What follows belongs to an exercise in optimizing a design on an open flow for small area and a short achievable clock period; a production flow would make more cautious choices.
Only simulation tests tie the RTL to the original design; equivalence was not proved.
Not every run is shown, and edits may drop behaviour that the tests do not exercise.
Power figures rest on the tool's default switching activity, not on a simulated workload.

### flow/config.mk
export PLATFORM = sky130hd
export DESIGN_NAME = ras
export DESIGN_NICKNAME = ras
export VERILOG_FILES = /design/flow/design.v
export SDC_FILE = /design/flow/constraint.sdc
export NUM_CORES = 4
export LEC_CHECK = 0
export CAP_MARGIN = 20
export CORE_MARGIN = 2
export CORE_UTILIZATION = 40
export SLEW_MARGIN = 20
### flow/design.v
module ras_fifo (clk, rst, push, pop, empty, din, dout);
    parameter DEPTH = 1024;
    parameter WIDTH = 36;
    localparam ADDR = $clog2(DEPTH);
    input clk, rst, push, pop;
    output logic empty;
    input [WIDTH-1:0] din;
    output logic [WIDTH-1:0] dout;
    reg [WIDTH-1:0] ram [DEPTH-1:0];
    logic [ADDR-1:0] raddr, waddr;
    always @(posedge clk)
    begin
        if (rst)
        begin
            raddr <= '0;
            waddr <= '0;
            empty <= 1'b1;
        end else begin
            if (push) begin
                waddr <= waddr + 1'b1;
                ram[waddr] <= din;
            end
            if (pop) raddr <= raddr + 1'b1;
            if (pop ^ push) empty <= (pop && (raddr + 1'b1 == waddr));
        end
    end
    assign dout = ram[raddr];
endmodule
module ras_bram (clk,rea,reb,wea,web,raddra,raddrb,waddra,waddrb,wia,wib,doa,dob);
    parameter DEPTH = 1024;
    parameter WIDTH = 36;
    localparam ADDR = $clog2(DEPTH);
    parameter RESOLVE_COLLIDE = 0;
    parameter READ_FIRST = 0;
    parameter OFS = 0;
    parameter INCR = 0;
    input clk,rea,reb,wea,web;
    input [ADDR-1:0] raddra, raddrb;
    input [ADDR-1:0] waddra, waddrb;
    input [WIDTH-1:0] wia, wib;
    output logic [WIDTH-1:0] doa,dob;
    logic forward_a, forward_b;
    wire [ADDR-1:0] addra = wea ? waddra : raddra;
    wire [ADDR-1:0] addrb = web ? waddrb : raddrb;
    wire collision = RESOLVE_COLLIDE && (addra == addrb) && (rea || wea) && (reb || web);
    wire forward_a_n = collision && web;
    wire forward_b_n = collision && wea;
    wire ena = (rea || wea) && !forward_a_n;
    wire enb = (reb || web) && !forward_b_n;
    logic [WIDTH-1:0] ram_out_a, ram_out_b;
    assign doa = forward_a ? ram_out_b : ram_out_a;
    assign dob = forward_b ? ram_out_a : ram_out_b;
    always_ff @(posedge clk) begin
        forward_a <= forward_a_n;
        forward_b <= forward_b_n;
    end
    bram_impl #(.DEPTH(DEPTH), .WIDTH(WIDTH), .OFS(OFS), .INCR(INCR), .READ_FIRST(READ_FIRST))
        data (
        .clk(clk), .ena(ena), .enb(enb),
        .wea(wea), .web(web),
        .addra(addra), .addrb(addrb),
        .wia(wia), .wib(wib),
        .doa(ram_out_a), .dob(ram_out_b)
    );
endmodule 
/*verilator lint_off DECLFILENAME*/
module bram_impl (clk,ena,enb,wea,web,addra,addrb,wia,wib,doa,dob);
    parameter DEPTH = 1024;
    parameter WIDTH = 36;
    parameter READ_FIRST = 0;
    localparam ADDR = $clog2(DEPTH);
    parameter OFS = 0;
    parameter INCR = 0;
    input clk, ena, enb, wea, web;
    input [ADDR-1:0] addra, addrb;
    input [WIDTH-1:0] wia, wib;
    output logic [WIDTH-1:0] doa,dob;
    reg [WIDTH-1:0] ram [DEPTH-1:0];
    always @(posedge clk)
    begin
        if (ena)
        begin
            if (wea)                ram[addra] <= wia;
            if (wea && !READ_FIRST) doa <= wia;
            if (!wea || READ_FIRST) doa <= ram[addra];
        end
    end
    always @(posedge clk)
    begin
        if (enb)
        begin
            if (web)                ram[addrb] <= wib;
            if (web && !READ_FIRST) dob <= wib;
            if (!web || READ_FIRST) dob <= ram[addrb];
        end
    end
endmodule 
/*verilator lint_on DECLFILENAME*/
module ras_stage (
    clk, reset,
    pop_i, push_i, data_i, addr_i,
    pop_o, push_o, data_o, addr_o,
    trigger, commit,
    base_addr, addr, dout, valid);
    parameter SCRATCHPAD_DEPTH = 16;
    parameter DEPTH = 1024;
    localparam ADDR = $clog2(SCRATCHPAD_DEPTH);
    parameter WIDTH = 32;
    localparam ADDR_WIDTH = $clog2(DEPTH);;
    input logic clk, reset, trigger, commit;
    input logic pop_i, push_i;
    input logic [ADDR_WIDTH-1:0] addr_i;
    input logic [WIDTH-1:0] data_i;
    output logic pop_o, push_o;
    output logic [ADDR_WIDTH-1:0] addr_o;
    output logic [WIDTH-1:0] data_o;
    input logic [ADDR_WIDTH-1:0] addr;
    output logic [ADDR_WIDTH-1:0] base_addr;
    output logic [WIDTH-1:0] dout;
    output logic valid;
    logic [ADDR-1:0] pending_push_masked, pending_push_visible;
    logic [ADDR_WIDTH-1:0] base_addr_reg;
    assign valid = (pending_push_visible != 0);
    /*verilator lint_off PINCONNECTEMPTY*/
    ras_bram #(.DEPTH(SCRATCHPAD_DEPTH), .WIDTH(WIDTH), .RESOLVE_COLLIDE(1))
        scratchpad(.clk(clk),
            .doa(    dout        ), .wia(  '0   ),
            .raddra( ADDR'(addr) ), .waddra( '0 ),
            .rea(    1'b1        ), .wea(   1'b0),
            .dob(),          .wib(    data_i            ),
            .raddrb('0),       .waddrb( ADDR'(addr_i)     ),
            .reb(    1'b0 ), .web(    trigger && push_i ));
    /*verilator lint_on PINCONNECTEMPTY*/
    always_ff @(posedge clk) begin
        if(reset)                    pending_push_masked <=  '0;
        else pending_push_masked <=  pending_push_masked
                                    + ADDR'(pop_i && trigger && (pending_push_visible != 0))
                                    - ADDR'((pending_push_masked != 0) && commit && push_o);
    end
    always_ff @(posedge clk) begin
        if(reset)                    pending_push_visible <=  '0;
        else pending_push_visible <= pending_push_visible
                                    + ADDR'(trigger && push_i)
                                    - ADDR'(trigger && pop_i && (pending_push_visible != 0))
                                    - ADDR'((pending_push_masked == 0) && commit && push_o);
    end
    always_comb begin
        base_addr = base_addr_reg;
        if(trigger) base_addr = addr_i;
    end
    always_ff @(posedge clk) begin
        if(reset) base_addr_reg <= addr;
        else      base_addr_reg <= base_addr;
    end
    /*verilator lint_off PINCONNECTEMPTY*/
    ras_fifo #(.DEPTH(SCRATCHPAD_DEPTH), .WIDTH(WIDTH + ADDR_WIDTH + 1 + 1))
        pending_actions(.clk(clk),
            .rst(reset),
            .push(trigger),
            .pop(commit),
            .empty(),
            .din( {data_i, addr_i, pop_i, push_i}),
            .dout({data_o, addr_o, pop_o, push_o}));
    /*verilator lint_on PINCONNECTEMPTY*/
endmodule
module ras (
    clk, rst_ni, rst_i,
    pop, push,
    commit,
    flush,
    din, dout, valid);
    parameter STAGES = 2;
    parameter WIDTH = 31;
    parameter DEPTH = 128;
    localparam ADDR = $clog2(DEPTH);
    parameter SCRATCHPAD_DEPTH = 16;
    localparam SCRATCHPAD_ADDR = $clog2(SCRATCHPAD_DEPTH);
    /*verilator lint_off UNUSEDSIGNAL*/
    input logic  clk, rst_ni, rst_i;
    input logic  pop, push;
    input logic [STAGES-1:0] commit;
    input logic [STAGES-1:0] flush;
    input logic [WIDTH-1:0] din;
    output logic [WIDTH-1:0] dout;
    output logic valid;
    /*verilator lint_on UNUSEDSIGNAL*/
    logic                           reset, incr, decr, set_tosp, empty, full;
    /*verilator lint_off UNOPTFLAT*/
    logic [ADDR-1:0]                new_tosp, tosp_n, bosp, base_addr;
    /*verilator lint_on UNOPTFLAT*/
    wire [STAGES:0]            stage_push;
    /*verilator lint_off UNUSEDSIGNAL*/
    wire [STAGES:0]            stage_pop;
    /*verilator lint_on UNUSEDSIGNAL*/
    wire [STAGES:0][WIDTH-1:0] stage_data;
    wire [STAGES:0][ADDR-1:0]  stage_addr;
    wire [STAGES:0][ADDR-1:0]  stage_base_addr;
    wire [STAGES:0][WIDTH-1:0] stage_dout;
    wire [STAGES:0]            stage_dout_valid;
    wire [STAGES:0]            trigger = {commit, pop || push};
    logic [ADDR-1:0] tosp;
    always @(posedge clk) tosp <= tosp_n;
    always_comb begin
        tosp_n = tosp;
        if(decr) tosp_n = tosp - 1;
        if(incr) tosp_n = tosp + 1;
        if(set_tosp) tosp_n = new_tosp;
    end
    assign empty = ((tosp == bosp) && !full);
    always @(posedge clk or negedge rst_ni) if(!rst_ni) reset <= 1'b1;
                                            else        reset <= rst_i;
    assign decr = (pop && !push && valid);
    assign incr = (push && !pop);
    assign set_tosp = (|flush) && valid;
    always_comb begin
        new_tosp = '0;
        for (int i = 0; i < STAGES ; i++)
            if(flush[i]) new_tosp = stage_base_addr[i+1];
    end
    assign stage_push[0] = push;
    assign stage_pop[0] = pop;
    assign stage_addr[0] = tosp_n;
    assign stage_data[0] = din;
    for (genvar i = 0; i < STAGES; i++) begin
        ras_stage #(.WIDTH(WIDTH), .DEPTH(DEPTH), .SCRATCHPAD_DEPTH(SCRATCHPAD_DEPTH))
            stage(.clk(clk), .reset(flush[i] || reset),
                .trigger(trigger[i]), .commit(commit[i]),
                .pop_i(stage_pop[i]), .push_i(stage_push[i]),
                .addr_i(stage_addr[i]), .data_i(stage_data[i]),
                .pop_o(stage_pop[i+1]), .push_o(stage_push[i+1]),
                .addr_o(stage_addr[i+1]), .data_o(stage_data[i+1]),
                .addr(tosp_n), .dout(stage_dout[i]), .valid(stage_dout_valid[i]),
                .base_addr(stage_base_addr[i]));
    end
    always_ff @(posedge clk) begin
        if(reset) begin
             full <= 1'b0;
             bosp <= tosp_n;
        end else if(incr) begin
            full <= ((tosp_n == bosp) || full);
            if(full) bosp <= tosp_n;
        end else if (decr) full <= 1'b0;
    end
    assign stage_dout_valid[STAGES] = !empty;
    always_ff @(posedge clk) if(trigger[STAGES]) base_addr <= stage_addr[STAGES];
    assign stage_base_addr[STAGES] = base_addr;
    /*verilator lint_off PINCONNECTEMPTY*/
    ras_bram #(.DEPTH(DEPTH), .WIDTH(WIDTH), .RESOLVE_COLLIDE(1))
        data(.clk(clk),
            .doa(    stage_dout[STAGES] ),  .wia( '0 ),
            .raddra( tosp_n ),              .waddra( '0 ),
            .rea(    1'b1 ),                .wea( 1'b0 ),
            .dob( ),          .wib( stage_data[STAGES] ),
            .raddrb( '0 ),       .waddrb( stage_addr[STAGES] ),
            .reb( 1'b0 ), .web( trigger[STAGES] && stage_push[STAGES] ));
    /*verilator lint_on PINCONNECTEMPTY*/
    always_comb begin
        dout = '0;
        for (int i = STAGES; i >= 0 ; i--)
            if(stage_dout_valid[i]) dout = stage_dout[i];
    end
    assign valid = (|stage_dout_valid);
endmodule
### flow/run.sh
#!/bin/bash
# synth_recipe.tcl (not shown) runs the flow's synth.tcl, then flattens the netlist and writes it again
# the make line also repeats each setting of config.mk as NAME=value (left out here)
make -C /OpenROAD-flow-scripts/flow DESIGN_CONFIG=/design/flow/config.mk WORK_HOME=/design/flow/orfs CLKGATE_MAP_FILE= SYNTH_SCRIPT=/design/flow/synth_recipe.tcl finish
### flow/constraint.sdc
create_clock -name core_clock -period 6.0 [get_ports {clk}]
set_input_delay 1.2000 -clock core_clock [delete_from_list [all_inputs] [get_ports {clk}]]
set_output_delay 1.2000 -clock core_clock [all_outputs]
set_load 0.01 [all_outputs]
**Run 1: M3 wires**

(1 px per µm)
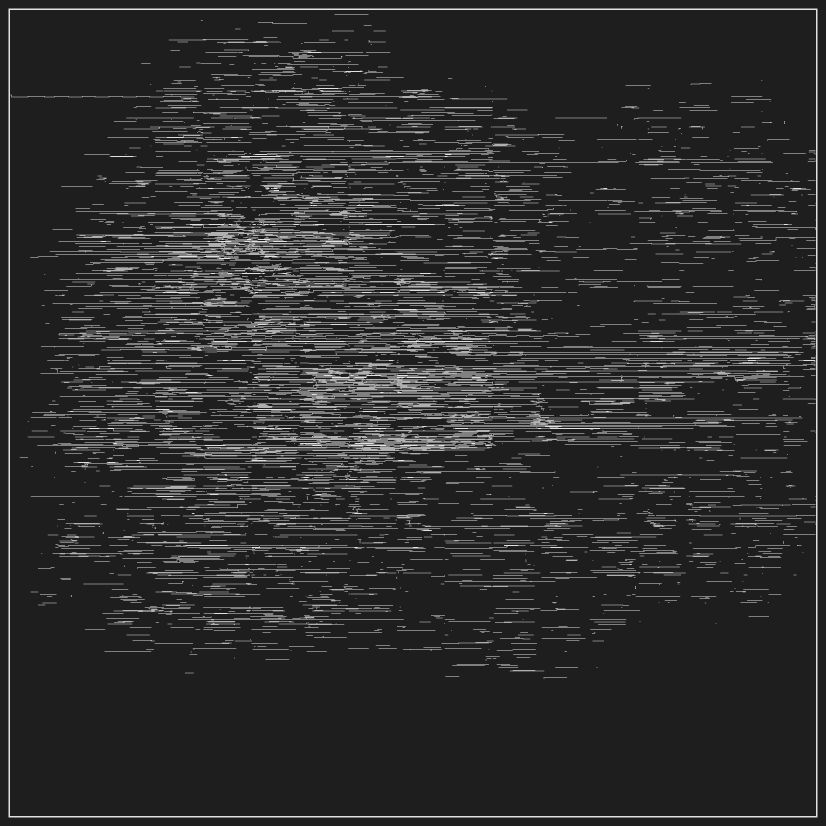
wire length on this layer = 94.6 mm
main direction = horizontal
share of all routed wire = 11%
nets with wire on the layer = 1908
longest straight run = 375 µm
via count: 160000
met3 usage: 6.16%

**Run 1: wiring heat map**

(0.5 px per µm) The die is cut into 20 by 20 equal tiles; white is low, dark blue is high, scaled to the fullest tile. Values are wire area over tile area, all layers added.
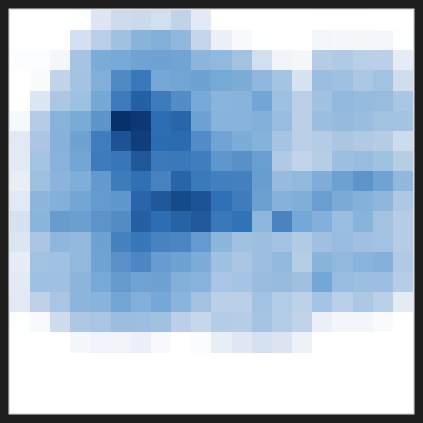
fullest tile = 0.69
densest ninth of the die = middle
mean over tiles = 0.22
tiles over half the peak = 24%
emptiest ninth of the die = bottom right
wire length per cell: 30.9 µm
WL final: 829000 µm
GRT Total Usage: 24.8%

**Run 1: placement by cell class**

(1 px per µm) Fill, decap, tap and diode cells in grey.
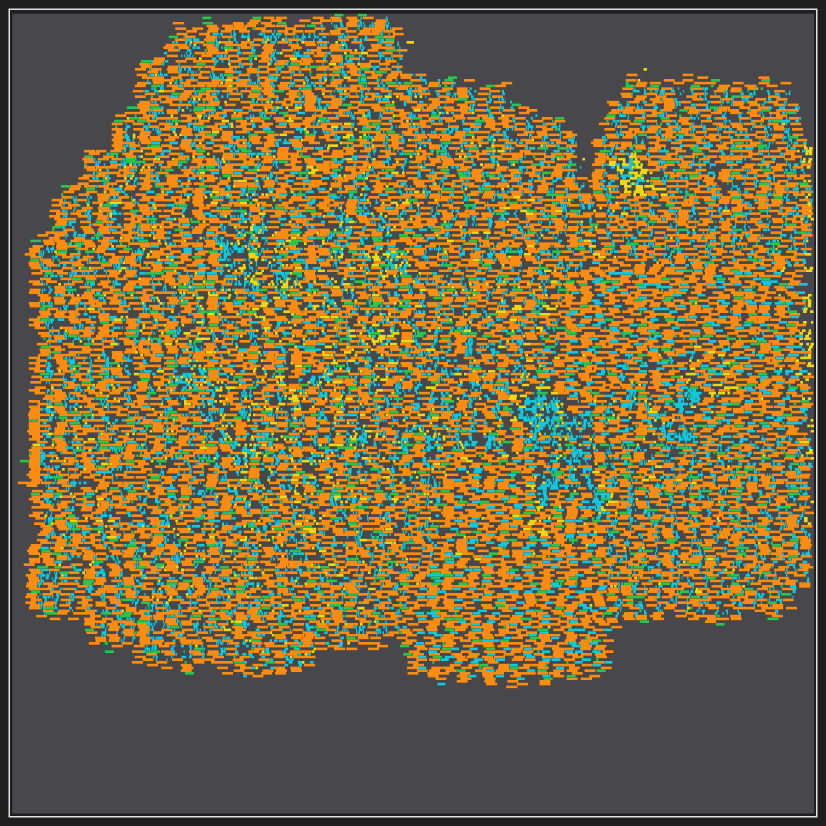
green -> clock drivers and dummy loads  # cells 1159
orange -> flops  # cells 6483
yellow -> other buffers and delay cells  # cells 1476
cyan -> all other logic  # cells 9088

==> results.toml, run 1 <==
[run_status]
status = "timing/DRC/antenna clean"

[setup_path]
critical_path.max_stage_delay_ns = 0.79
r2r_slack_ns = 0.14
crit_slowest_cell = "o31ai_2"
reg2regPathDepth = 15
critPathLaunchType = "flop"
setup.worst_path.end = "data.data.doa[22]"
cp_cell_sequence = "buf_4 -> buf_4 -> mux4_2 -> mux2i_1 -> o221ai_1 -> a21oi_1 -> o21a_4 -> buf_12 -> nor2_4 -> nand2_1 -> buf_4 -> a21oi_1 -> or4_1 -> o31ai_2 -> or4_1"
critPathBufInv = 4
reg2reg_to = "data.data.doa[22]"
crit_cells = 15
cp-end-kind = "flop"
cp_common_cell = "buf_4"

[power]
combinationalPowerShare_pct = 14.8
pg_comb_mw = 15.6
pwr-share-seq_pct = 48.2
powerClk_mw = 39.1
p_per_area_nw_per_um2 = 354
p_leak_nw = 99.1
max-vdd-ir-drop_mv = 0.342

[sta]
rsz0062_at_grt = "no"
setup_violations = 0
fin_ws_ns = 0.142
relSlewSlack_pct = 16.5
drv_slew = 0
fin_setup_tns_ns = 0
holdWs_ns = 0.420
skew_ns = 0.0909
max_freq_mhz = 171

[finish]
design_area_um2 = 299000
syn2layout_area_growth_pct = 16.2
final_common_cell = "edfxtp_1"
largest-register = "data.data.ram"
seq_cells = 6483
utilization_pct = 46.6
multiInputGateArea_um2 = 59200
nNonClkBuffers = 1476
largest_register_ffs = 3968
antenna-diode-count = 27
largestRegisters = "data.data.ram (3968), genblk1.stage.pending_actions.ram (1264), genblk1.stage.scratchpad.data.ram (992)"
finalNonFillerCells = 26800
sh_seq_area_pct = 64.9

[synthesis]
synth_xor_area_share_pct = 0.143
netlist_instances = 16700
synth_commonest_cells = "edfxtp_1, nand2_1, nand3_1"
yosysTopAreaCellShare_pct = 75.0
async_flop_share_pct = 0.0154
synthMuxAreaShare_pct = 6.11
synth_edf_count = 6424
yosysTopAreaCell = "edfxtp_1"
ys_dominant_reg_cell = "edfxtp_1"
synth_top_family_by_area = "simple AND/OR/NAND/NOR gates"
ys_seq_elements = 6483
yosys.area_share.simple_pct = 10.3
ys_warn_count = 7
synth-compound-area-share_pct = 5.61
synth_fa_ha_area_share_pct = 0.193

[die]
start_util_pct = 40.1
core_um2 = 641000
die_h_um = 806
io_pins = 72
die_w_um = 806
tap_cells = 8584

[route]
top_layer_used = "met5"
dr_wl_met2_um = 371000
ant_nets = 0
drcViolationCount = 0
drt-initial-drc-count = 24100

[global_routing]
grt_max_degree = 171
grt_pass1_wl_um = 1160000
grtUsageMet1_pct = 34.4
grt-ovfl-total = 0
busiest_layer = "met2"
grt_pass1_vias = 152000

[placement]
placed_cells = 25600
dp_hpwl_um = 500000
place_ws_ns = -0.526
portBuffers = 71
gp_congestion = 0.982
post_dp_cell_area_um2 = 279000

[clock_network]
numCtsBuffers = 648
clock-root-buffer = "clkbuf_16"
post_cts_buffers = 0
clkSinkCount = 6483
clock_latency_ns = 1.17
h-tree-depth = 6
clock_path_buffers = 4
==> run 1 -> run 2 <==
==> flow/design.v (replaced) <==
module ras (
    clk, rst_ni, rst_i,
    pop, push,
    commit,
    flush,
    din, dout, valid);
    localparam W = 31;
    localparam DEPTH = 128;
    localparam A = 7;
    localparam SP = 16;
    input  logic         clk, rst_ni, rst_i;
    input  logic         pop, push;
    input  logic [1:0]   commit;
    input  logic [1:0]   flush;
    input  logic [W-1:0] din;
    output logic [W-1:0] dout;
    output logic         valid;
    logic reset;
    always_ff @(posedge clk or negedge rst_ni)
        if (!rst_ni) reset <= 1'b1;
        else         reset <= rst_i;
    logic [A-1:0] tosp, bosp, mbase, b1, p0;
    logic         full;
    logic [3:0]   pv0, pm0, pv1, pm1;
    logic [W-1:0] mem  [DEPTH];
    logic [W-1:0] sp0  [SP];
    logic [W-1:0] sp1  [SP];
    logic [W-1:0] f0d  [SP];
    logic [2:0]   f0c  [SP];
    logic [3:0]   f0r, f0w;
    logic [W-1:0] f1d  [SP];
    logic [A-1:0] f1a  [SP];
    logic         f1p  [SP];
    logic [3:0]   f1r, f1w;
    wire pv0nz = (pv0 != 4'd0);
    wire pv1nz = (pv1 != 4'd0);
    wire empty = (tosp == bosp) && !full;
    assign valid = pv0nz || pv1nz || !empty;
    wire incr = push && !pop;
    wire decr = pop && !push && valid;
    wire set_tosp = (|flush) && valid;
    wire [A-1:0] new_tosp = flush[1] ? mbase : b1;
    logic [A-1:0] tosp_n;
    always_comb begin
        tosp_n = tosp;
        if (decr) tosp_n = tosp - 1'b1;
        if (incr) tosp_n = tosp + 1'b1;
        if (set_tosp) tosp_n = new_tosp;
    end
    always_ff @(posedge clk) tosp <= tosp_n;
    wire rst0 = flush[0] || reset;
    wire trig0 = push || pop;
    wire [W-1:0] h0d = f0d[f0r];
    wire [2:0]   h0c = f0c[f0r];
    wire h0push = h0c[2];
    wire h0pop  = h0c[1];
    wire h0dn   = h0c[0];
    wire [A-1:0] h0a = (h0push && !h0pop) ? p0 + 1'b1 : (h0dn ? p0 - 1'b1 : p0);
    always_ff @(posedge clk) begin
        if (rst0) begin
            f0r <= '0;
            f0w <= '0;
        end else begin
            if (trig0) begin
                f0d[f0w] <= din;
                f0c[f0w] <= {push, pop, decr};
                f0w <= f0w + 1'b1;
            end
            if (commit[0]) f0r <= f0r + 1'b1;
        end
    end
    always_ff @(posedge clk) begin
        if (rst0)           p0 <= tosp_n;
        else if (commit[0]) p0 <= h0a;
    end
    always_ff @(posedge clk)
        if (push) sp0[tosp_n[3:0]] <= din;
    wire c0push = commit[0] && h0push;
    wire c1push = commit[1] && f1p[f1r];
    always_ff @(posedge clk) begin
        if (rst0) begin
            pv0 <= '0;
            pm0 <= '0;
        end else begin
            pv0 <= pv0 + 4'(push) - 4'(pop && pv0nz) - 4'((pm0 == 4'd0) && c0push);
            pm0 <= pm0 + 4'(pop && pv0nz) - 4'((pm0 != 4'd0) && c0push);
        end
    end
    wire rst1 = flush[1] || reset;
    always_ff @(posedge clk)
        if (c0push) sp1[h0a[3:0]] <= h0d;
    always_ff @(posedge clk) begin
        if (rst1) begin
            f1r <= '0;
            f1w <= '0;
        end else begin
            if (commit[0]) begin
                f1d[f1w] <= h0d;
                f1a[f1w] <= h0a;
                f1p[f1w] <= h0push;
                f1w <= f1w + 1'b1;
            end
            if (commit[1]) f1r <= f1r + 1'b1;
        end
    end
    always_ff @(posedge clk) begin
        if (rst1)           b1 <= tosp_n;
        else if (commit[0]) b1 <= h0a;
    end
    always_ff @(posedge clk) begin
        if (rst1) begin
            pv1 <= '0;
            pm1 <= '0;
        end else begin
            pv1 <= pv1 + 4'(c0push) - 4'(commit[0] && h0pop && pv1nz) - 4'((pm1 == 4'd0) && c1push);
            pm1 <= pm1 + 4'(commit[0] && h0pop && pv1nz) - 4'((pm1 != 4'd0) && c1push);
        end
    end
    wire [A-1:0] h1a = f1a[f1r];
    always_ff @(posedge clk)
        if (c1push) mem[h1a] <= f1d[f1r];
    always_ff @(posedge clk)
        if (commit[1]) mbase <= h1a;
    always_ff @(posedge clk) begin
        if (reset) begin
            full <= 1'b0;
            bosp <= tosp_n;
        end else if (incr) begin
            full <= (tosp_n == bosp) || full;
            if (full) bosp <= tosp_n;
        end else if (decr) full <= 1'b0;
    end
    always_comb begin
        if (pv0nz)      dout = sp0[tosp[3:0]];
        else if (pv1nz) dout = sp1[tosp[3:0]];
        else            dout = mem[tosp];
    end
endmodule
**Run 2: pin map**

(0.5 px per µm) Pins as bars across the die edge, other pins in grey.
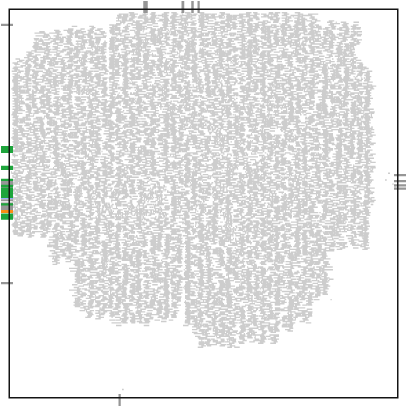
green -> `din`  # pins 31, direction input, edge left
blue -> `valid`  # pins 1, direction output, edge left
orange -> `flush`  # pins 2, direction input, edge left
all pins by edge = 57 left, 10 top, 4 right, 1 bottom

**Run 2: M3 wires**

(1 px per µm)
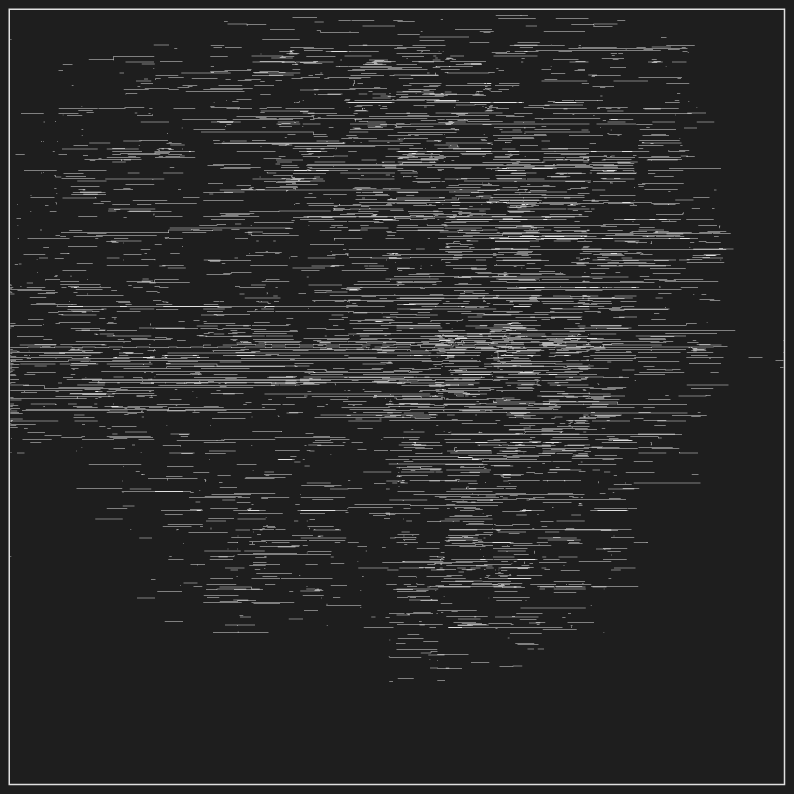
share of all routed wire = 10%
wire length on this layer = 69.3 mm
longest straight run = 365 µm
met3 usage: 4.78%
WL final: 679000 µm

**Run 2: wiring heat map**

(0.5 px per µm) The die is cut into 39 by 39 equal tiles; white is low, dark blue is high, scaled to the fullest tile. Values are wire area over tile area, all layers added.
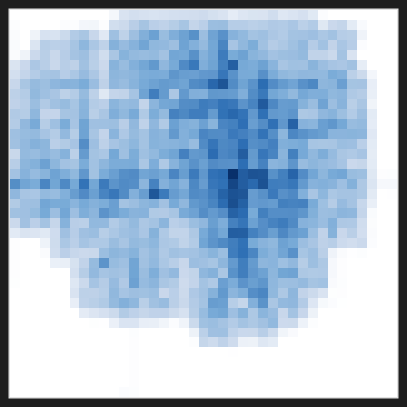
mean over tiles = 0.19
fullest tile = 0.63
densest ninth of the die = middle
tiles over half the peak = 21%
nearly empty tiles = 29%
wire length per cell: 35.4 µm
GRT Total Usage: 22.2%
via count: 116000

**Run 2: placement by cell class**

(1 px per µm) Fill, decap, tap and diode cells in grey.
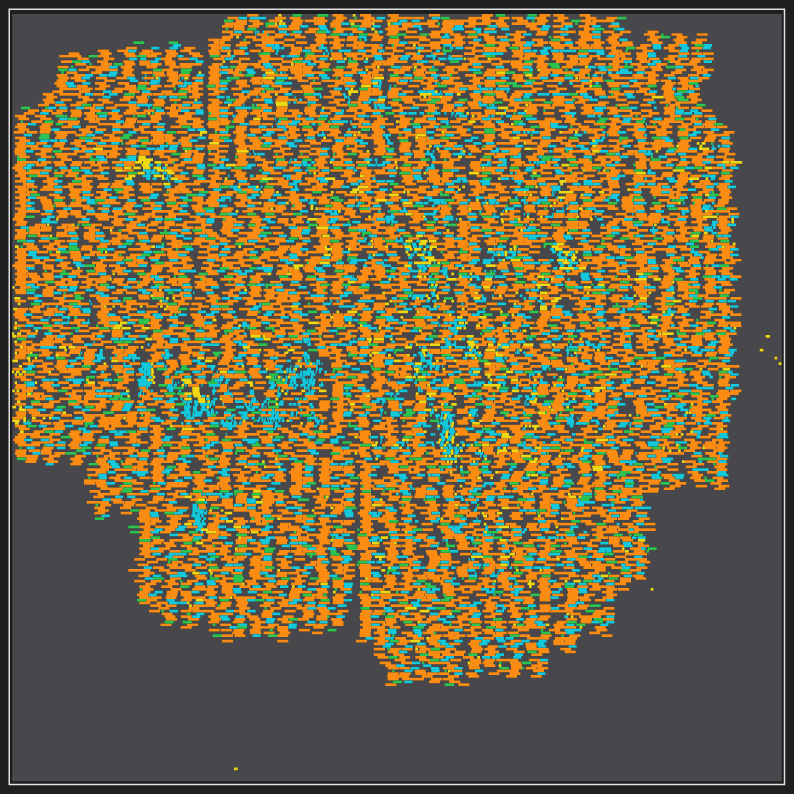
yellow -> other buffers and delay cells  # cells 857
cyan -> all other logic  # cells 3171
green -> clock drivers and dummy loads  # cells 1124
orange -> flops  # cells 6205
core area: 590000 µm²
Final Cell Area: 277000 µm²
Final Util: 47.0%

==> results.toml, run 2 <==
[die]
die_h_um = 774
tap_cells = 7810
die_w_um = 774

[synthesis]
synth_fa_ha_area_share_pct = 0.220
synth_edf_count = 6156
synth_xor_area_share_pct = 0.191
async_flop_share_pct = 0.0161
yosysTopAreaCellShare_pct = 78.0
ys_seq_elements = 6205
yosysTopAreaCell = "edfxtp_1"
synth_commonest_cells = "edfxtp_1, mux4_2, nor2_1"
synth_top_family_by_area = "multiplexers"
synthMuxAreaShare_pct = 17.5
synth-compound-area-share_pct = 1.34
ys_dominant_reg_cell = "edfxtp_1"
netlist_instances = 9894
yosys.area_share.simple_pct = 1.17

[placement]
portBuffers = 71
placed_cells = 17900
gp_congestion = 0.842
place_ws_ns = -0.669
post_dp_cell_area_um2 = 253000
dp_hpwl_um = 390000

[power]
max-vdd-ir-drop_mv = 0.298
p_per_area_nw_per_um2 = 374
pg_comb_mw = 17.3
p_leak_nw = 85.5
powerClk_mw = 37.9
p_sw_mw = 27.2
pwr-share-seq_pct = 46.7

[finish]
final_common_cell = "edfxtp_1"
nNonClkBuffers = 857
largest-register = "mem"
seq_cells = 6205
multi_input_cells = 3111
antenna-diode-count = 12
sh_seq_area_pct = 67.0
largest_register_ffs = 3968
syn2layout_area_growth_pct = 17.0

[route]
dr_wl_met2_um = 326000
drcViolationCount = 0
drt-initial-drc-count = 16900
ant_nets = 0
top_layer_used = "met5"

[sta]
fin_setup_tns_ns = -0.289
holdWs_ns = 0.458
skew_ns = 0.0902
rsz0062_at_grt = "yes"
drv_slew = 0
setup_violations = 8
fin_ws_ns = -0.117

[clock_network]
clock_path_buffers = 4
numCtsBuffers = 625
clock_latency_ns = 1.11
clkSinkCount = 6205
clock-root-buffer = "clkbuf_16"

[global_routing]
grtUsageMet1_pct = 30.3
grt-ovfl-total = 0
grt_max_degree = 121
grt_pass1_vias = 116000
busiest_layer = "met2"
grt_pass1_wl_um = 933000

[setup_path]
setup.worst_path.end = "dout[22]"
r2r_slack_ns = 0.82
cp_cell_sequence = "buf_12 -> buf_12 -> buf_16 -> bufbuf_16 -> mux4_2 -> a22oi_1 -> a21oi_1 -> buf_6 -> nor4_4 -> nor2_4 -> a211oi_4 -> buf_4 -> o21ai_2 -> buf_2"
cp_common_cell = "buf_12"
critPathBufInv = 7
critical_path.max_stage_delay_ns = 0.61
reg2regPathDepth = 15
crit_cells = 14
cp-end-kind = "output pin"
critPathLaunchType = "flop"
reg2reg_to = "sp0[12][20]"

[run_status]
status = "complete, but fails checks"
so.violations = "setup timing"
==> run 3: a larger rewrite; changed files in full <==
==> flow/design.v <==
module ras (
    clk, rst_ni, rst_i,
    pop, push,
    commit,
    flush,
    din, dout, valid);
    localparam W = 31;
    localparam DEPTH = 128;
    localparam A = 7;
    localparam SP = 16;
    localparam NQ = 14;
    input  logic         clk, rst_ni, rst_i;
    input  logic         pop, push;
    input  logic [1:0]   commit;
    input  logic [1:0]   flush;
    input  logic [W-1:0] din;
    output logic [W-1:0] dout;
    output logic         valid;
    logic reset;
    always_ff @(posedge clk or negedge rst_ni)
        if (!rst_ni) reset <= 1'b1;
        else         reset <= rst_i;
    logic [A-1:0]  tosp, bosp, mbase, b1;
    logic [SP-1:0] tlo, b1lo, mblo;
    logic [7:0]    thi, b1hi, mbhi;
    logic          full;
    logic [3:0]    pv0, pm0, pv1, pm1;
    logic [W-1:0]  mem [DEPTH];
    logic [W-1:0]  sp0 [SP];
    logic [W-1:0]  sp1 [SP];
    logic [W-1:0]  q0d [NQ];
    logic [2:0]    q0c [NQ];
    logic [NQ-1:0] q0r, q0w;   
    logic [3:0]    n0;
    logic [W-1:0]  h0d;
    logic          h0push, h0pop;
    logic [A-1:0]  h0a;
    logic [SP-1:0] h0lo;
    logic [7:0]    h0hi;
    logic [W-1:0]  q1d [NQ];
    logic [A-1:0]  q1a [NQ];
    logic          q1p [NQ];
    logic [NQ-1:0] q1r, q1w;
    logic [3:0]    n1;
    logic [W-1:0]  h1d;
    logic          h1push;
    logic [A-1:0]  h1a;
    logic [SP-1:0] h1lo;
    logic [7:0]    h1hi;
    wire rst0 = flush[0] || reset;
    wire rst1 = flush[1] || reset;
    wire trig0 = push || pop;
    wire incr = push && !pop;
    wire decr = pop && !push && valid;
    wire set_tosp = (|flush) && valid;
    wire c0push = commit[0] && h0push;
    wire c0pop  = commit[0] && h0pop;
    wire c1push = commit[1] && h1push;
    wire pv0nz = (pv0 != 4'd0);
    wire pv1nz = (pv1 != 4'd0);
    wire k_b1 = set_tosp && !flush[1];
    wire k_mb = set_tosp && flush[1];
    wire k_up = !set_tosp && incr;
    wire k_dn = !set_tosp && decr;
    wire k_st = !set_tosp && !incr && !decr;
    logic [A-1:0]  tosp_n;
    logic [SP-1:0] nlo;
    logic [7:0]    nhi;
    always_comb begin
        tosp_n = ({A{k_st}} & tosp) | ({A{k_up}} & (tosp + 1'b1)) | ({A{k_dn}} & (tosp - 1'b1))
               | ({A{k_b1}} & b1) | ({A{k_mb}} & mbase);
        nlo = ({SP{k_st}} & tlo) | ({SP{k_up}} & {tlo[SP-2:0], tlo[SP-1]})
            | ({SP{k_dn}} & {tlo[0], tlo[SP-1:1]})
            | ({SP{k_b1}} & b1lo) | ({SP{k_mb}} & mblo);
        nhi = ({8{k_st || (k_up && !tlo[SP-1]) || (k_dn && !tlo[0])}} & thi)
            | ({8{k_up && tlo[SP-1]}} & {thi[6:0], thi[7]})
            | ({8{k_dn && tlo[0]}} & {thi[0], thi[7:1]})
            | ({8{k_b1}} & b1hi) | ({8{k_mb}} & mbhi);
    end
    always_ff @(posedge clk) begin
        tosp <= tosp_n;
        if (reset) begin
            for (int i = 0; i < SP; i++) tlo[i] <= (tosp[3:0] == 4'(i));
            for (int i = 0; i < 8; i++)  thi[i] <= (tosp[6:4] == 3'(i));
        end else begin
            tlo <= nlo;
            thi <= nhi;
        end
    end
    logic [W-1:0] m0d;
    logic [2:0]   m0c;
    always_comb begin
        m0d = '0;
        m0c = '0;
        for (int i = 0; i < NQ; i++) begin
            m0d = m0d | ({W{q0r[i]}} & q0d[i]);
            m0c = m0c | ({3{q0r[i]}} & q0c[i]);
        end
    end
    wire n0z = (n0 == 4'd0);
    wire n0one = (n0 == 4'd1);
    wire ld_new0 = trig0 && (n0z || (commit[0] && n0one));
    wire ld_mem0 = commit[0] && !n0z && !n0one;
    wire wr_q0 = trig0 && !n0z && !(commit[0] && n0one);
    wire m0up = m0c[2] && !m0c[1];
    wire m0dn = m0c[0];
    always_ff @(posedge clk) begin
        if (rst0) begin
            q0r <= NQ'(1);
            q0w <= NQ'(1);
            n0  <= '0;
        end else begin
            for (int i = 0; i < NQ; i++)
                if (wr_q0 && q0w[i]) begin
                    q0d[i] <= din;
                    q0c[i] <= {push, pop, decr};
                end
            if (wr_q0) q0w <= {q0w[NQ-2:0], q0w[NQ-1]};
            if (ld_mem0) q0r <= {q0r[NQ-2:0], q0r[NQ-1]};
            n0 <= n0 + 4'(trig0) - 4'(commit[0]);
        end
    end
    always_ff @(posedge clk) begin
        if (ld_new0) begin
            h0d <= din;
            h0push <= push;
            h0pop <= pop;
            h0a <= tosp_n;
            h0lo <= nlo;
            h0hi <= nhi;
        end else if (ld_mem0) begin
            h0d <= m0d;
            h0push <= m0c[2];
            h0pop <= m0c[1];
            h0a <= m0up ? h0a + 1'b1 : (m0dn ? h0a - 1'b1 : h0a);
            h0lo <= m0up ? {h0lo[SP-2:0], h0lo[SP-1]} : (m0dn ? {h0lo[0], h0lo[SP-1:1]} : h0lo);
            h0hi <= (m0up && h0lo[SP-1]) ? {h0hi[6:0], h0hi[7]}
                  : ((m0dn && h0lo[0]) ? {h0hi[0], h0hi[7:1]} : h0hi);
        end
    end
    always_ff @(posedge clk)
        for (int i = 0; i < SP; i++)
            if (push && nlo[i]) sp0[i] <= din;
    wire [3:0] pv0_n = pv0 + 4'(push) - 4'(pop && pv0nz) - 4'((pm0 == 4'd0) && c0push);
    wire [3:0] pm0_n = pm0 + 4'(pop && pv0nz) - 4'((pm0 != 4'd0) && c0push);
    always_ff @(posedge clk) begin
        if (rst0) begin
            pv0 <= '0;
            pm0 <= '0;
        end else begin
            pv0 <= pv0_n;
            pm0 <= pm0_n;
        end
    end
    always_ff @(posedge clk)
        for (int i = 0; i < SP; i++)
            if (c0push && h0lo[i]) sp1[i] <= h0d;
    logic [W-1:0] m1d;
    logic [A-1:0] m1a;
    logic         m1p;
    always_comb begin
        m1d = '0;
        m1a = '0;
        m1p = 1'b0;
        for (int i = 0; i < NQ; i++) begin
            m1d = m1d | ({W{q1r[i]}} & q1d[i]);
            m1a = m1a | ({A{q1r[i]}} & q1a[i]);
            m1p = m1p | (q1r[i] & q1p[i]);
        end
    end
    wire n1z = (n1 == 4'd0);
    wire n1one = (n1 == 4'd1);
    wire ld_new1 = commit[0] && (n1z || (commit[1] && n1one));
    wire ld_mem1 = commit[1] && !n1z && !n1one;
    wire wr_q1 = commit[0] && !n1z && !(commit[1] && n1one);
    always_ff @(posedge clk) begin
        if (rst1) begin
            q1r <= NQ'(1);
            q1w <= NQ'(1);
            n1  <= '0;
        end else begin
            for (int i = 0; i < NQ; i++)
                if (wr_q1 && q1w[i]) begin
                    q1d[i] <= h0d;
                    q1a[i] <= h0a;
                    q1p[i] <= h0push;
                end
            if (wr_q1) q1w <= {q1w[NQ-2:0], q1w[NQ-1]};
            if (ld_mem1) q1r <= {q1r[NQ-2:0], q1r[NQ-1]};
            n1 <= n1 + 4'(commit[0]) - 4'(commit[1]);
        end
    end
    always_ff @(posedge clk) begin
        if (ld_new1) begin
            h1d <= h0d;
            h1push <= h0push;
            h1a <= h0a;
            h1lo <= h0lo;
            h1hi <= h0hi;
        end else if (ld_mem1) begin
            h1d <= m1d;
            h1push <= m1p;
            h1a <= m1a;
            for (int i = 0; i < SP; i++) h1lo[i] <= (m1a[3:0] == 4'(i));
            for (int i = 0; i < 8; i++)  h1hi[i] <= (m1a[6:4] == 3'(i));
        end
    end
    always_ff @(posedge clk) begin
        if (rst1) begin
            b1 <= tosp_n;
            b1lo <= nlo;
            b1hi <= nhi;
        end else if (commit[0]) begin
            b1 <= h0a;
            b1lo <= h0lo;
            b1hi <= h0hi;
        end
    end
    wire [3:0] pv1_n = pv1 + 4'(c0push) - 4'(c0pop && pv1nz) - 4'((pm1 == 4'd0) && c1push);
    wire [3:0] pm1_n = pm1 + 4'(c0pop && pv1nz) - 4'((pm1 != 4'd0) && c1push);
    always_ff @(posedge clk) begin
        if (rst1) begin
            pv1 <= '0;
            pm1 <= '0;
        end else begin
            pv1 <= pv1_n;
            pm1 <= pm1_n;
        end
    end
    always_ff @(posedge clk)
        for (int i = 0; i < DEPTH; i++)
            if (c1push && h1lo[i % SP] && h1hi[i / SP]) mem[i] <= h1d;
    always_ff @(posedge clk)
        if (commit[1]) begin
            mbase <= h1a;
            mblo <= h1lo;
            mbhi <= h1hi;
        end
    logic full_n;
    logic [A-1:0] bosp_n;
    always_comb begin
        full_n = full;
        bosp_n = bosp;
        if (reset) begin
            full_n = 1'b0;
            bosp_n = tosp_n;
        end else if (incr) begin
            full_n = (tosp_n == bosp) || full;
            if (full) bosp_n = tosp_n;
        end else if (decr) full_n = 1'b0;
    end
    always_ff @(posedge clk) begin
        full <= full_n;
        bosp <= bosp_n;
    end
    wire show0 = !rst0 && (pv0_n != 4'd0);
    wire show1 = !rst1 && (pv1_n != 4'd0);
    wire empty_n = (tosp_n == bosp_n) && !full_n;
    logic [W-1:0] r0, r1, rma, rmb;
    always_comb begin
        r0 = '0;
        r1 = '0;
        rma = '0;
        rmb = '0;
        for (int i = 0; i < SP; i++) begin
            r0 = r0 | ({W{nlo[i]}} & sp0[i]);
            r1 = r1 | ({W{nlo[i]}} & sp1[i]);
        end
        for (int i = 0; i < DEPTH / 2; i++)
            rma = rma | ({W{nlo[i % SP] && nhi[i / SP]}} & mem[i]);
        for (int i = DEPTH / 2; i < DEPTH; i++)
            rmb = rmb | ({W{nlo[i % SP] && nhi[i / SP]}} & mem[i]);
    end
    wire fwd1 = c0push && |(nlo & h0lo);
    wire fwdm = c1push && |(nlo & h1lo) && |(nhi & h1hi);
    wire show1n = !show0 && show1;
    wire showm = !show0 && !show1;
    logic [W-1:0] dsp, dma, dmb;
    always_ff @(posedge clk) begin
        valid <= show0 || show1 || !empty_n;
        dsp <= show0 ? (push ? din : r0) : (show1n ? (fwd1 ? h0d : r1) : '0);
        dma <= showm ? (fwdm ? h1d : rma) : '0;
        dmb <= (showm && !fwdm) ? rmb : '0;
    end
    assign dout = dsp | dma | dmb;
endmodule
==> flow/config.mk <==
export PLATFORM = sky130hd
export DESIGN_NAME = ras
export DESIGN_NICKNAME = ras
export VERILOG_FILES = /design/flow/design.v
export SDC_FILE = /design/flow/constraint.sdc
export NUM_CORES = 4
export LEC_CHECK = 0
export CAP_MARGIN = 40
export CORE_MARGIN = 2
export CORE_UTILIZATION = 40
export SETUP_SLACK_MARGIN = 1.0
export SLEW_MARGIN = 40
**Run 3: top view of the die**

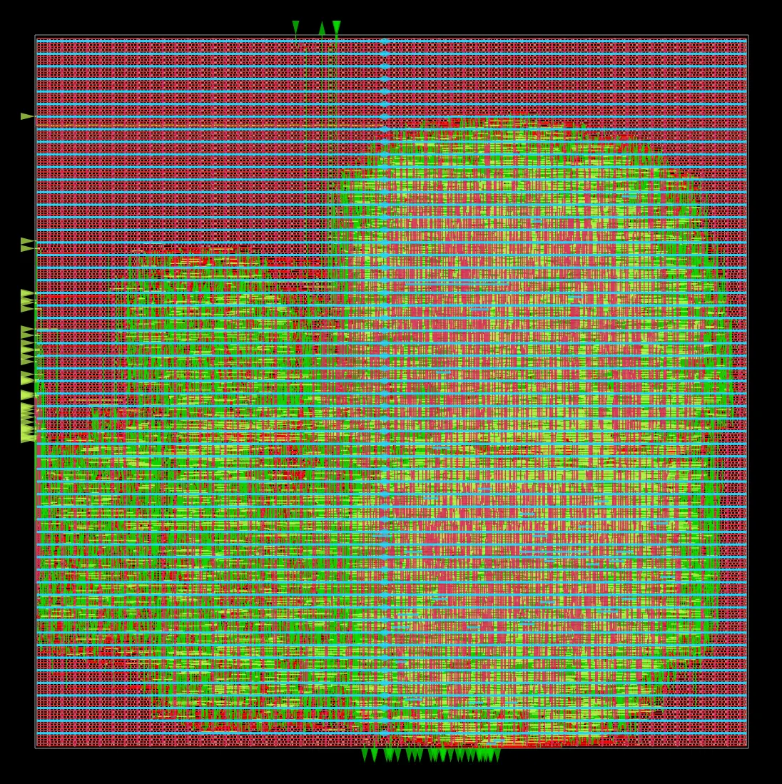
die width: 771 µm
# IOs: 72
Final Cell Area: 275000 µm²

**Run 3: pin map**

(0.5 px per µm) Pins as bars across the die edge, other pins in grey.
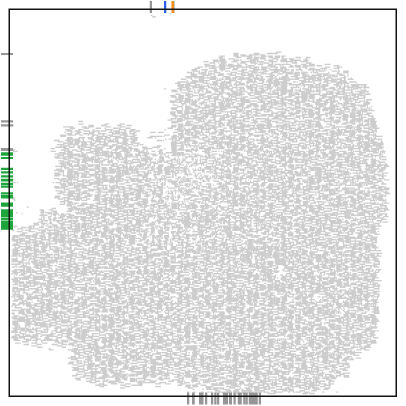
blue -> `valid`  # pins 1, direction output, edge top
green -> `din`  # pins 31, direction input, edge left
orange -> `flush`  # pins 2, direction input, edge top

**Run 3: wiring heat map**

(0.5 px per µm) The die is cut into 39 by 39 equal tiles; white is low, dark blue is high, scaled to the fullest tile. Values are wire area over tile area, all layers added.
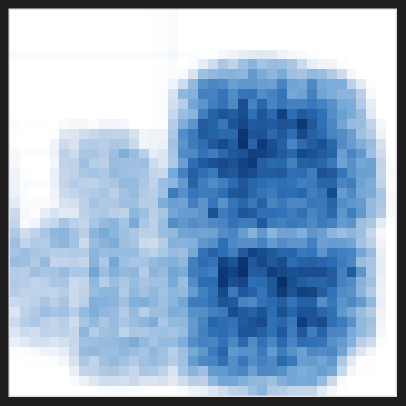
nearly empty tiles = 26%
tiles over half the peak = 34%
fullest tile = 0.86
mean over tiles = 0.31
emptiest ninth of the die = top left

**Run 3: placement by cell class**

(1 px per µm) Fill, decap, tap and diode cells in grey.
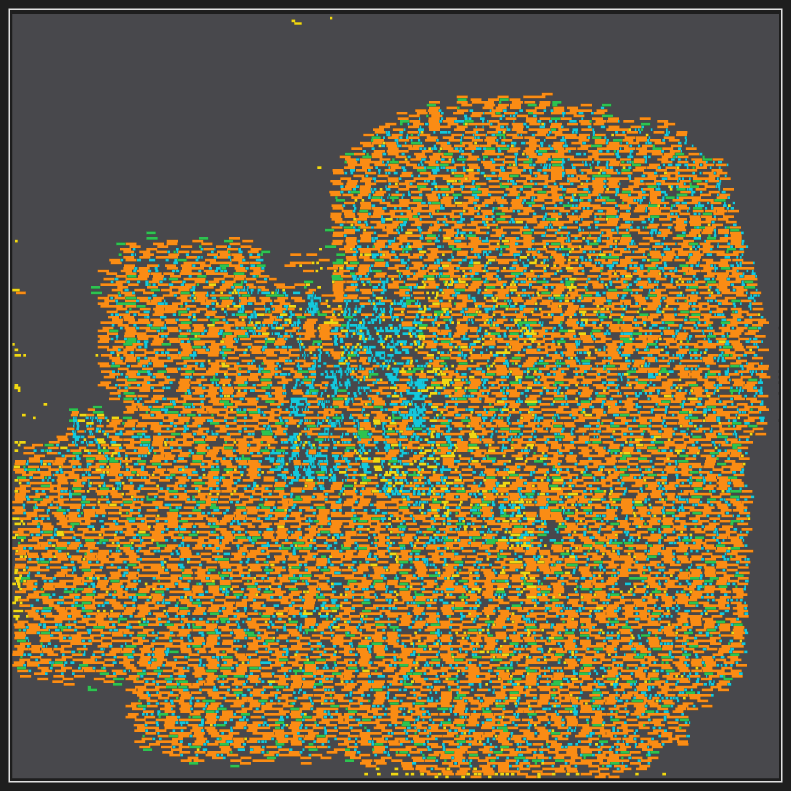
green -> clock drivers and dummy loads  # cells 1153
yellow -> other buffers and delay cells  # cells 1151
cyan -> all other logic  # cells 6177
orange -> flops  # cells 6385
core area: 586000 µm²
Std-Cell Rows: 281
Final Util: 46.9%

==> results.toml, run 3 <==
[run_status]
status = "timing/DRC/antenna clean"

[global_routing]
busiest_layer = "met2"
grt_util_all_layers_pct = 32.4
grt_use_met3_pct = 12.3
grt_max_degree = 129
grt_pass1_vias = 143000

[setup_path]
r2r_slack_ns = 1.07
cp-end-kind = "flop"
critical_path.max_stage_delay_ns = 0.82
cp_cell_sequence = "clkdlybuf4s50_1 -> or2_0 -> o21a_1 -> buf_4 -> o21ai_0 -> nor2_4 -> buf_4 -> nor2_2 -> buf_4 -> a2111oi_1 -> nand4_1 -> nor4_1 -> a21oi_1"
critPathBufInv = 4
crit_slowest_cell = "a2111oi_1"
critPathLaunchType = "input port"

[clock_network]
numCtsBuffers = 633
post_cts_buffers = 0
clock-root-buffer = "clkbuf_16"
clkSinkCount = 6385

[route]
top_layer_used = "met5"
vias = 159000
ant_nets = 0
drt-initial-drc-count = 36600
drt-total-wl_um = 996000

[sta]
max_freq_mhz = 200
fin_ws_ns = 1.00
drv_slew = 0
relSlewSlack_pct = 12.7
rsz0062_at_grt = "no"

[placement]
gp_congestion = 0.988
place_ws_ns = 0.0113

[synthesis]
yosys.area_share.simple_pct = 5.05
netlist_instances = 13400
async_flop_share_pct = 0.0157
synthMuxAreaShare_pct = 0.267
ys_warn_count = 9
synth_xor_area_share_pct = 0.0819

[power]
p_sw_mw = 42.6
pwr-share-seq_pct = 45.4
powerClk_mw = 39.1

[finish]
largest_register_ffs = 3968
sh_seq_area_pct = 69.0
seq_cells = 6385
syn2layout_area_growth_pct = 16.8

[die]
tap_cells = 7782

-- port drivers added, routing unchanged --
No port has a modelled driver above. Below, the same layouts with a new extraction and two added sets of constraints.
Step 1 sets driving cells, clkbuf_16 on the clock port and buf_2 on the other inputs (assumed; they add their load-dependent delay and slew).
Step 2 moves the port delays by t, midway between the first and last clock arrival at a register: inputs arrive t later, outputs are due t later. That takes back most of the time a late clock gives input paths.
Three values: ideal, step 1, step 2; two values: the first two.
run	shift t [ns]	setup WS [ns]	clock arrival spread, ns	cell pins on the clock port's net
run 1	1.240	0.142 / 0.142 / -0.494	0.102 / 0.101	1
run 2	1.187	-0.117 / -0.239 / 0.535	0.093 / 0.093	1
run 3	1.239	1.003 / 0.937 / -0.302	0.134 / 0.134	1
Met with ideal ports but missed after step 2: setup timing in run 1 and run 3. For run 3, which loses most, drivers alone change the setup slack by -0.066 ns; drivers and shift together by -1.305 ns.
